This design comes from an exercise in tuning for small area on the open sky130 flow, not from production work.
In this exercise RTL edits were held to simulation tests only and were not proved equivalent to the original.

<file path="design/flow/run.sh">
#!/bin/bash
# synth_recipe.tcl (not shown) runs the flow's synth.tcl, then flattens the netlist and writes it again
# the make line also repeats each setting of config.mk as NAME=value (left out here)
make -C /OpenROAD-flow-scripts/flow DESIGN_CONFIG=/design/flow/config.mk WORK_HOME=/design/flow/orfs CLKGATE_MAP_FILE= SYNTH_SCRIPT=/design/flow/synth_recipe.tcl finish
</file>
<file path="design/flow/config.mk">
export PLATFORM = sky130hd
export DESIGN_NAME = top_button_handler
export DESIGN_NICKNAME = top_button_handler
export VERILOG_FILES = /design/flow/design.v
export SDC_FILE = /design/flow/constraint.sdc
export NUM_CORES = 4
export LEC_CHECK = 0
export CAP_MARGIN = 20
export CORE_MARGIN = 2
export CORE_UTILIZATION = 40
export SLEW_MARGIN = 20
</file>
<file path="design/flow/design.v">
`timescale 1ns / 1ps
module button_debounce(
    input clk,
    input rst,
    input button_in,
    output reg button_flag
);
    reg [1:0] sync;           
    reg stable_state;         
    reg [19:0] counter;       
    localparam DEBOUNCE_TIME = 20'd125;    
    always @(posedge clk or posedge rst) begin
        if (rst) begin
            sync <= 2'b11;
            stable_state <= 1'b1;
            button_flag <= 1'b0;
            counter <= 20'd0;
        end else begin
            sync[1] <= sync[0];
            sync[0] <= button_in;
            if (sync[0] == sync[1]) begin
                if (sync[0] != stable_state) begin
                    if (counter == DEBOUNCE_TIME) begin
                        stable_state <= sync[0];
                        if (stable_state == 1'b0) begin
                            button_flag <= 1'b1;
                        end
                    end else begin
                        counter <= counter + 1;
                    end
                end else begin
                    counter <= 0;
                    button_flag <= 1'b0;
                end
            end else begin
                counter <= 0;
            end
        end
    end
endmodule
`timescale 1ns / 1ps
    module LCD_display(
        input clk,
        input rst,
        input update,               
        input [3:0] sw_p,
        input [127:0] line1,        
        input [127:0] line2,        
        input flag_counter,
        output reg rs,
        output reg rw,
        output reg en,
        output reg [7:0] data
    );
        reg [3:0] state;
        reg [27:0] delay_counter;
        reg [4:0] char_index;  
        localparam INIT        = 4'd0;
        localparam DISPLAY_ON  = 4'd1;
        localparam CLEAR_ON    = 4'd2;
        localparam SET_CURSOR1 = 4'd3;
        localparam WRITE_LINE1 = 4'd4;
        localparam SET_CURSOR2 = 4'd5;
        localparam WRITE_LINE2 = 4'd6;
        localparam IDLE        = 4'd7;
        localparam CHECK_UPDATE = 4'd8;  
        always @(posedge clk or posedge rst) begin
            if (rst) begin
                rs <= 0; rw <= 0; en <= 0;
                data <= 8'b0;
                state <= INIT;
                delay_counter <= 0;
                char_index <= 0;
            end else begin
                delay_counter <= delay_counter + 1;
                case (state)
                    INIT: begin
                        if (delay_counter <= 5) begin
                            en <= 1; rs <= 0; rw <= 0; data <= 8'b00111000;  
                        end else if (delay_counter < 10) begin
                            en <= 0;
                        end else begin
                            delay_counter <= 0;
                            state <= DISPLAY_ON;
                        end
                    end
                    DISPLAY_ON: begin
                        if (delay_counter <= 5) begin
                            en <= 1; rs <= 0; rw <= 0; data <= 8'b00001100;  
                        end else if (delay_counter < 10) begin
                            en <= 0;
                        end else begin
                            delay_counter <= 0;
                            state <= CLEAR_ON;
                        end
                    end
                    CLEAR_ON: begin
                        if (delay_counter <= 5) begin
                            en <= 1; rs <= 0; rw <= 0; data <= 8'b00000001;  
                        end else if (delay_counter < 10) begin
                            en <= 0;
                        end else begin
                            delay_counter <= 0;
                            state <= SET_CURSOR1;
                        end
                    end
                    SET_CURSOR1: begin
                        if (delay_counter <= 5) begin
                            en <= 1; rs <= 0; rw <= 0; data <= 8'b10000000;  
                        end else if (delay_counter < 10) begin
                            en <= 0;
                        end else begin
                            delay_counter <= 0;
                            state <= WRITE_LINE1;
                        end
                    end
                    WRITE_LINE1: begin
                        if (char_index < 16) begin
                            if (delay_counter <= 5) begin
                                en <= 1; rs <= 1; rw <= 0; data <= (line1 >> (8 * (15 - char_index))) & 8'hFF;  
                            end else if (delay_counter < 10) begin
                                en <= 0;
                            end else begin
                                delay_counter <= 0;
                                char_index <= char_index + 1;
                            end
                        end else begin
                            delay_counter <= 0;
                            char_index <= 0;
                            state <= SET_CURSOR2;
                        end
                    end
                    SET_CURSOR2: begin
                        if (delay_counter <= 5) begin
                            en <= 1; rs <= 0; rw <= 0; data <= 8'b11000000;  
                        end else if (delay_counter < 10) begin
                            en <= 0;
                        end else begin
                            delay_counter <= 0;
                            state <= WRITE_LINE2;
                        end
                    end
                    WRITE_LINE2: begin
                        if (char_index < 16) begin
                            if (delay_counter <= 5) begin
                                en <= 1; rs <= 1; rw <= 0; data <= (line2 >> (8 * (15 - char_index))) & 8'hFF;  
                            end else if (delay_counter < 10) begin
                                en <= 0;
                            end else begin
                                delay_counter <= 0;
                                char_index <= char_index + 1;
                            end
                        end else begin
                            delay_counter <= 0;
                            char_index <= 0;
                            state <= IDLE;
                        end
                    end
                    IDLE: begin
                        en <= 0;
                        if (update || sw_p[0] || sw_p[1] || sw_p[2] || sw_p[3]) begin
                            state <= CHECK_UPDATE;
                            delay_counter <= 0;
                        end
                        else if (!update || !sw_p[0] || !sw_p[2] || !sw_p[3]) begin
                            state <= CHECK_UPDATE;
                            delay_counter <= 0;
                        end
                    end
                    CHECK_UPDATE: begin
                       if(delay_counter >= 1250) begin
                         state <= CLEAR_ON;
                         delay_counter <= 0;
                        end
                    end
                endcase
            end
        end
    endmodule
`timescale 1ns / 1ps
module top_button_handler(
    input wire clk,
    input wire rst,
    input wire [3:0] btn,                
    input wire [3:0] sw_p,               
    input wire sw_au,                    
    input wire update_money,
    output reg [3:0] seg_0_data,         
    output reg [3:0] seg_1_data,         
    output reg [3:0] seg_2_data,         
    output reg [3:0] seg_3_data,          
    output wire rs, rw, en,
    output reg [3:0] led,
    output wire [7:0] data
);
    localparam SHOW_TIME = 62500;        
    localparam SHOW_STEP = 12500;        
    reg [7:0] product_count_ready[4:0];  
    reg [7:0] money;                
    reg [7:0] price[4:0];               
    reg [7:0] price_to_pay;                
    reg [7:0] unit;                
    reg [7:0] dozen;                
    reg [7:0] product_count_current;       
    reg [7:0] selected_product;            
    reg [3:0] flag_led;
    integer i;                           
    reg [127:0] lcd_line1;               
    reg [127:0] lcd_line2;                
    reg [31:0] counter;
    reg [1:0] flag_counter;
    reg [7:0] count_down;
    reg [7:0] pcc_n;                     
    reg [7:0] ptp_n;                     
    reg [7:0] unit_n;
    reg [7:0] dozen_n;
    reg [7:0] pcr_n;                     
    wire btn0_flag, btn1_flag, btn2_flag, btn3_flag;
    button_debounce db0 (.clk(clk), .rst(rst), .button_in(btn[0]), .button_flag(btn0_flag));
    button_debounce db1 (.clk(clk), .rst(rst), .button_in(btn[1]), .button_flag(btn1_flag));
    button_debounce db2 (.clk(clk), .rst(rst), .button_in(btn[2]), .button_flag(btn2_flag));
    button_debounce db3 (.clk(clk), .rst(rst), .button_in(btn[3]), .button_flag(btn3_flag));
    LCD_display lcd_inst (
        .clk(clk),
        .rst(rst),
        .line1(lcd_line1),
        .line2(lcd_line2),
        .rs(rs),
        .rw(rw),
        .en(en),
        .data(data),
        .update(sw_au),
        .sw_p(sw_p),
        .flag_counter(flag_counter[0])
    );
    always @(posedge clk) begin
        case (sw_p)
            4'b0001: begin
                selected_product <= 8'd0;  
                flag_led <= 4'b0001;
            end
            4'b0010: begin
                selected_product <= 8'd1;  
                flag_led <= 4'b0010;
            end
            4'b0100: begin
                selected_product <= 8'd2;  
                flag_led <= 4'b0100;
            end
            4'b1000: begin
                selected_product <= 8'd3;  
                flag_led <= 4'b1000;
            end
            4'b0000: begin
                selected_product <= 8'd4;
                flag_led <= 4'b0000;
            end
            default: begin
                selected_product <= 8'd5;  
                flag_led <= 4'b0000;
            end
        endcase
    end
    always @(posedge clk or posedge rst) begin
        if (rst) begin
            money <= 8'd0;
            price[0] <= 8'd0;  
            price[1] <= 8'd0;  
            price[2] <= 8'd0;  
            price[3] <= 8'd0;  
            price[4] <= 8'd0;  
            counter <= 32'd0;
            flag_counter <= 2'd0;
            product_count_current <= 8'd0;
            price_to_pay <= 8'd0;
            count_down <= 8'd0;
            unit <= 8'd0;
            dozen <= 8'd0;
            for (i = 0; i <= 4; i = i + 1) begin
                product_count_ready[i] <= 8'd0;  
            end
            lcd_line1 <= 128'd0;
            lcd_line2 <= 128'd0;
            seg_0_data <= 4'd0;
            seg_1_data <= 4'd0;
            seg_2_data <= 4'd0;
            seg_3_data <= 4'd0;
            led <= 4'd0;
            pcc_n = 8'd0;
            ptp_n = 8'd0;
            unit_n = 8'd0;
            dozen_n = 8'd0;
            pcr_n = 8'd0;
        end else begin
            pcc_n = product_count_current;
            ptp_n = price_to_pay;
            unit_n = unit;
            dozen_n = dozen;
            pcr_n = 8'd0;
            seg_0_data <= money % 10;
            seg_1_data <= (money / 10) % 10;
            seg_2_data <= (money / 100) % 10;
            seg_3_data <= (money / 1000) % 10;
            if (sw_au == 0) begin
                if (selected_product != 4 && selected_product != 5) begin
                    pcr_n = product_count_ready[selected_product];
                    if(flag_counter == 1) begin
                         lcd_line1 <= {8'h20, 8'h20, 8'h20, 8'h20, 8'h53, 8'h55, 8'h43, 8'h43, 8'h45, 8'h53, 8'h53, 8'h21, 8'h20, 8'h20, 8'h20, 8'h20};
                         lcd_line2 <= {8'h20, 8'h20, 8'h20, 8'h20, 8'h20, 8'h20, 8'h20, 8'h36 - count_down, 8'h20, 8'h20, 8'h20, 8'h20, 8'h20, 8'h20, 8'h20, 8'h20};
                         if(counter < SHOW_TIME) begin
                            if (counter % SHOW_STEP == 0) begin
                                count_down <= count_down + 1;
                                if (led != 4'b0000)
                                    led <= 4'b0000;
                                else led <= flag_led;
                            end
                            counter <= counter + 1;
                         end else begin
                            counter <= 0;
                            flag_counter <= 0;
                            count_down <= 0;
                            led <= 4'b0000;
                         end
                    end else if (flag_counter == 2) begin
                        lcd_line1 <= {8'h4E, 8'h4F, 8'h54, 8'h20, 8'h45, 8'h4E, 8'h4F, 8'h55, 8'h47, 8'h48, 8'h20, 8'h4D, 8'h4F, 8'h4E, 8'h45, 8'h59};
                        lcd_line2 <= {8'h20, 8'h20, 8'h20, 8'h20, 8'h20, 8'h20, 8'h20, 8'h36 - count_down, 8'h20, 8'h20, 8'h20, 8'h20, 8'h20, 8'h20, 8'h20, 8'h20};
                        if(counter < SHOW_TIME) begin
                             if (counter % SHOW_STEP == 0)
                               count_down <= count_down + 1;
                            counter <= counter + 1;
                         end else begin
                            counter <= 0;
                            flag_counter <= 0;
                            count_down <= 0;
                         end
                       end
                    if (btn0_flag) begin
                        if (pcc_n < 9 && pcc_n < pcr_n)
                            pcc_n = pcc_n + 1;
                        ptp_n = price[selected_product] * pcc_n;
                        unit_n = ptp_n % 10;
                        dozen_n = ptp_n / 10;
                    end
                    if (btn1_flag) begin
                        if (pcc_n > 0)
                            pcc_n = pcc_n - 1;
                        ptp_n = price[selected_product] * pcc_n;
                        unit_n = ptp_n % 10;
                        dozen_n = ptp_n / 10;
                    end
                    if (btn2_flag && pcr_n > 0) begin
                         if (money >= ptp_n && pcc_n > 0) begin
                             money <= money - ptp_n;
                             pcr_n = pcr_n - pcc_n;
                             product_count_ready[selected_product] <= pcr_n;
                             pcc_n = 0;
                             ptp_n = 0;
                             unit_n = 0;
                             dozen_n = 0;
                             flag_counter <= 1;
                         end
                         else if (pcc_n > 0) flag_counter <= 2;
                    end
                    if (flag_counter == 0) begin
                        lcd_line1 <= {8'h52, 8'h65, 8'h61, 8'h64, 8'h79, 8'h3A, 8'h30 + pcr_n,   
                                     8'h20, 8'h50, 8'h72, 8'h69, 8'h63, 8'h65, 8'h3A, 8'h30 + price[selected_product], 8'h20};   
                        if (ptp_n < 10) begin
                            lcd_line2 <= {8'h43, 8'h6F, 8'h75, 8'h6E, 8'h74, 8'h3A, 8'h30 + pcc_n,   
                                        8'h20, 8'h50, 8'h72, 8'h69, 8'h63, 8'h65, 8'h3A, 8'h30 + ptp_n, 8'h20};   
                        end
                        else begin
                            lcd_line2 <= {8'h43, 8'h6F, 8'h75, 8'h6E, 8'h74, 8'h3A, 8'h30 + pcc_n,   
                                        8'h20, 8'h50, 8'h72, 8'h69, 8'h63, 8'h65, 8'h3A, 8'h30 + dozen_n , 8'h30 + unit_n};   
                        end
                    end
                end
                else if(selected_product == 4) begin  
                    if (btn0_flag && money < 9995) money <= money + 5;
                    if (btn1_flag && money < 9990) money <= money + 10;
                    if (btn2_flag) money <= 0;
                    lcd_line1 <= {8'h50, 8'h31, 8'h3A, 8'h30 + price[0], 8'h24, 8'h5F, 8'h30 + product_count_ready[0],  
                                 8'h20, 8'h20,
                                 8'h50, 8'h32, 8'h3A, 8'h30 + price[1], 8'h24, 8'h5F, 8'h30 + product_count_ready[1]};   
                    lcd_line2 <= {8'h50, 8'h33, 8'h3A, 8'h30 + price[2], 8'h24, 8'h5F, 8'h30 + product_count_ready[2],  
                                 8'h20, 8'h20,
                                 8'h50, 8'h34, 8'h3A, 8'h30 + price[3], 8'h24, 8'h5F, 8'h30 + product_count_ready[3]};   
                end
                else if(selected_product == 5) begin  
                    lcd_line1 <= {8'h4F, 8'h4E, 8'h4C, 8'h59, 8'h5F, 8'h31, 8'h5F, 8'h53, 8'h57, 8'h49, 8'h54, 8'h43, 8'h48, 8'h5F, 8'h4F, 8'h4E};
                    lcd_line2 <= {8'h20, 8'h20, 8'h20, 8'h20, 8'h20, 8'h20, 8'h20,
                                 8'h20, 8'h20, 8'h20, 8'h20, 8'h20, 8'h20, 8'h20, 8'h20, 8'h20};
                end
            end else begin
                 pcc_n = 8'd0;
                 ptp_n = 8'd0;
                if (selected_product != 4 && selected_product != 5) begin
                    if (btn0_flag) begin
                        if (price[selected_product] < 9)
                            price[selected_product] <= price[selected_product] + 1;
                    end
                    else if (btn1_flag) begin
                         if (price[selected_product] > 1)
                            price[selected_product] <= price[selected_product] - 1;
                    end
                    else if (btn2_flag) begin
                        if (product_count_ready[selected_product] < 9) begin
                            product_count_ready[selected_product] <= product_count_ready[selected_product] + 1;
                        end
                    end
                    else if (btn3_flag) begin
                        price[selected_product] <= 0;
                        product_count_ready[selected_product] <= 0;
                    end
                    lcd_line1 <= {8'h20, 8'h20, 8'h41, 8'h44, 8'h4D, 8'h49, 8'h4E, 8'h20, 8'h4D, 8'h4F, 8'h44, 8'h45, 8'h20, 8'h31 + selected_product, 8'h20, 8'h20};
                    lcd_line2 <= {8'h50, 8'h72, 8'h69, 8'h63, 8'h65, 8'h3A, 8'h30 + price[selected_product], 8'h24,  
                                  8'h20, 8'h20, 8'h20,  
                                  8'h4E, 8'h75, 8'h6D, 8'h3A, 8'h30 + product_count_ready[selected_product]};  
                end
                 else begin
                     lcd_line1 <= {8'h20, 8'h20, 8'h41, 8'h44, 8'h4D, 8'h49, 8'h4E,
                                   8'h20, 8'h4D, 8'h4F, 8'h44, 8'h45, 8'h20, 8'h20, 8'h20, 8'h20};
                     lcd_line2 <= {8'h20, 8'h20, 8'h20, 8'h20, 8'h20, 8'h20, 8'h20,
                                   8'h20, 8'h20, 8'h20, 8'h20, 8'h20, 8'h20, 8'h20, 8'h20, 8'h20};
                 end
            end
            product_count_current <= pcc_n;
            price_to_pay <= ptp_n;
            unit <= unit_n;
            dozen <= dozen_n;
        end
    end
endmodule
</file>
<file path="design/flow/constraint.sdc">
create_clock -name core_clock -period 22.0 [get_ports {clk}]
set_input_delay 4.4000 -clock core_clock [delete_from_list [all_inputs] [get_ports {clk}]]
set_output_delay 4.4000 -clock core_clock [all_outputs]
set_load 0.01 [all_outputs]
</file>
==> reports/results.ini <==
[power]
power_clock_mw = 1.01
seq-power_mw = 0.904
power.total_mw = 2.18
p_sw_mw = 0.603
max-vdd-ir-drop_v = 0.0000730
p_clk_frac = 0.462
comb_power_share = 0.124

[drt]
wl_met1_um = 54900
wl_met2_um = 52900
routed.top_layer = met5
routed_wl_um = 117000
vias = 36800
wl_met3_um = 6220
routed_via_density = 5.99

[logic_synthesis]
synth_commonest_cells = 580 x nor2_1, 506 x nand2_1, 449 x dfrtp_1
yosys.area_share.xor_xnor = 0.0758
synth-compound-area-share = 0.256
yosysWarnings = 5
synth.top_cell.area_share = 0.282
synth.avg_cell_area_um2 = 8.08
synth_simple_gate_area_frac = 0.217
synth_top_family_by_area = compound AO/OA/AOI/OAI gates
postSynthCellCount = 4930
synth-edff-count = 0

[critical_path]
r2r_start = counter[25]
required_ns = 22.54
cp.depth = 64
cp_slowest_cell = dfrtp_1
critical_path.max_fanout = 19
critPathLaunch = counter[25]
slowest_delay_ns = 0.65
r2r_slack_ns = 1.54
critPathTopFamily = compound AO/OA/AOI/OAI gates
cp.buffers_inverters = 1

[finish]
multi_input_area_share = 0.607
final_common_cell = nor2_1
dominant_cells = multi-input combinational cells
multi_input_area_um2 = 26400
n_all_inverters = 174
fillers = 9770
buffers = 131
diodes = 0
area_growth_pct = 9.15
largest_register = lcd_line1
seq_cells = 468
reg.largest.list = lcd_line1: 82 flops, lcd_line2: 60 flops
seqCellArea_um2 = 11700
multi_input_gates = 3989
final_cell_area_um2 = 43500
largest_reg_flops = 82
nonClkBufAreaFrac = 0.0250

[timing]
setup_tns_ns = 0
setup_viol = 0
relSlewSlack = 0.224
finalHoldWorstSlack_ns = 0.376
tightest_slew_ns = 1.16

[clock_tree]
clk_latency_ns = 0.70
cts_tree = done
cts_resized = 0
cts_root_buf = clkbuf_16
ctsHoldBuffers = 0
post_cts.repair.setup_buffers = 0
cts_max_level = 2
clk_pin_slew_ns = 0.06

[global_route]
grt.busiest_layer = met2
grt_pass1_wl_um = 189000
grtUsageTotal = 0.223
grt_pass1_vias = 34100

[hold_path]
min_path_type = reg2reg

[die]
fp.coreArea_um2 = 98600
std_cell_rows = 115
initial_core_util = 0.404

[placed_design]
dp_hpwl_um = 83100
place_area_um2 = 41300

[status]
outcome = complete, no violations

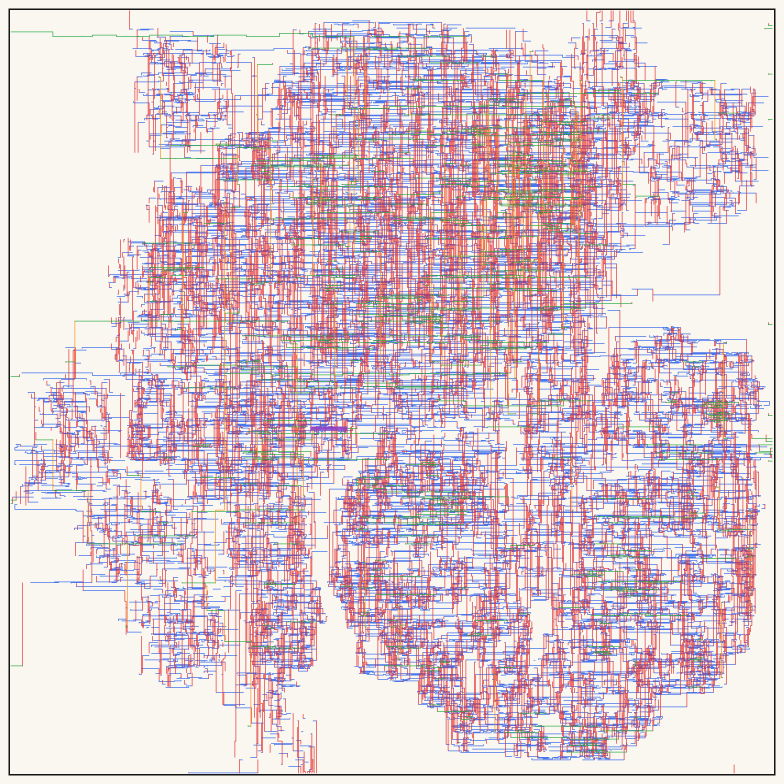
**Above:** signal wires by layer.
metal 2: in red, wire length 52.9 mm. metal 1: in blue, wire length 54.9 mm. metal 4: in orange, wire length 2710 µm. metal 5: in purple, wire length 13.8 µm. metal 3: in green, wire length 6220 µm.

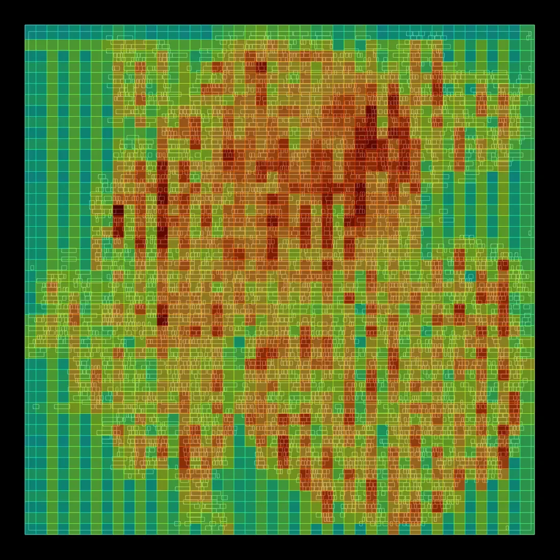
**Above:** congestion heat map.
met3 usage: 0.0228
Routed WL per cell: 19.0 µm

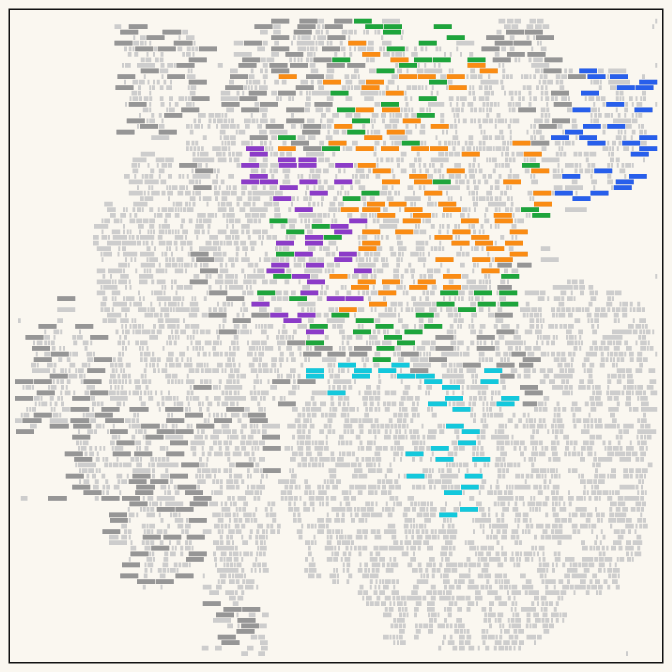
**Above:** sequential cells grouped by signal name.
`product_count_ready`: in purple, flops 40. `lcd_inst.delay_counter`: in blue, flops 28, where top right. `counter`: in cyan, flops 32. `lcd_line2`: in green, flops 60. `lcd_line1`: in orange, flops 82.

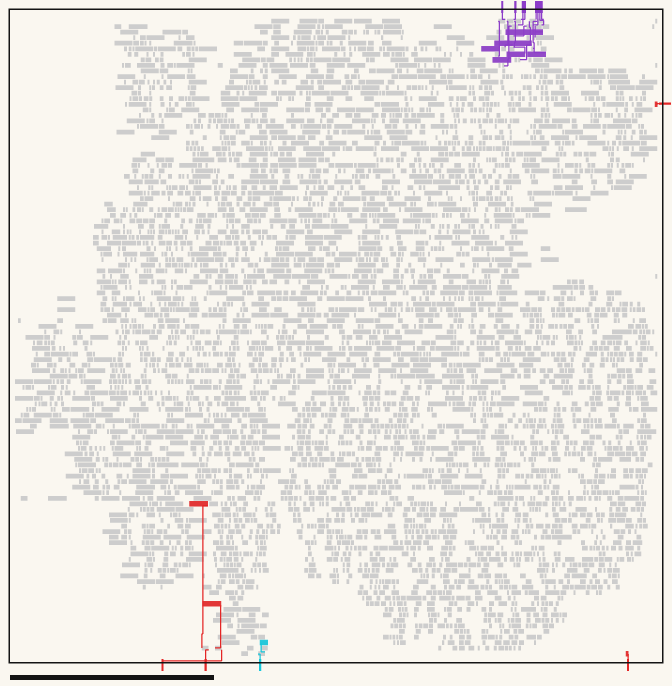
**Above:** wires at chosen ports, followed through buffers.
The bar under the picture is 100 µm long.
`seg_2_data`: in red, direction output, end cells 4, buffers 2, wire 143 µm. `rst`: in cyan, direction input, end cells 1, buffers 1, wire 10.8 µm. `data`: in purple, direction output, end cells 8, buffers 8, wire 204 µm.

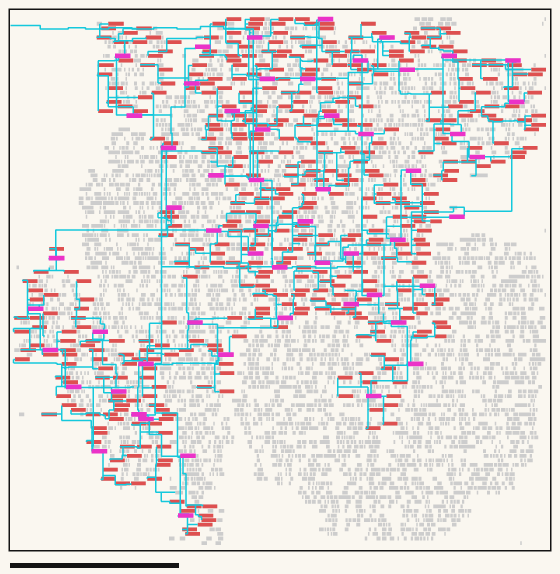
**Above:** clock wires, drivers and flops.
The bar under the picture is 100 µm long.
clock drivers: in magenta, count 56. flip-flops: in red, count 468. clock wires: in cyan, length 7230 µm.
Position of the flops: spread over the die. There are 57 routed clock nets.

-- what the ideal ports hide --
The flow's constraints put no driver on any port. The routed layout listed below was extracted and timed again, unchanged, in two steps.
Step 1, drivers: a clkbuf_16 drives clk and a buf_2 each remaining input, both assumed.
Step 2 adds t to the input delays and takes it off the output delays; t is the mean of the earliest and latest rising clock arrival at the registers after step 1. Input paths then give back, and output paths get back, about the clock's delay inside the block.
Three values: ideal, step 1, step 2; two values: the first two.
t, ns: 0.728
slack for setup (ns): 1.537 / 1.537 / 1.537
hold WS [ns]: 0.376 / 0.376 / 0.376
worst register clock-pin slew, ns: 0.07 / 0.07
pins driven straight from the clock port: 1
After both steps setup and hold are still met in this run. The setup slack of this run moves by 0.000 ns with the drivers and by 0.000 ns with both steps.
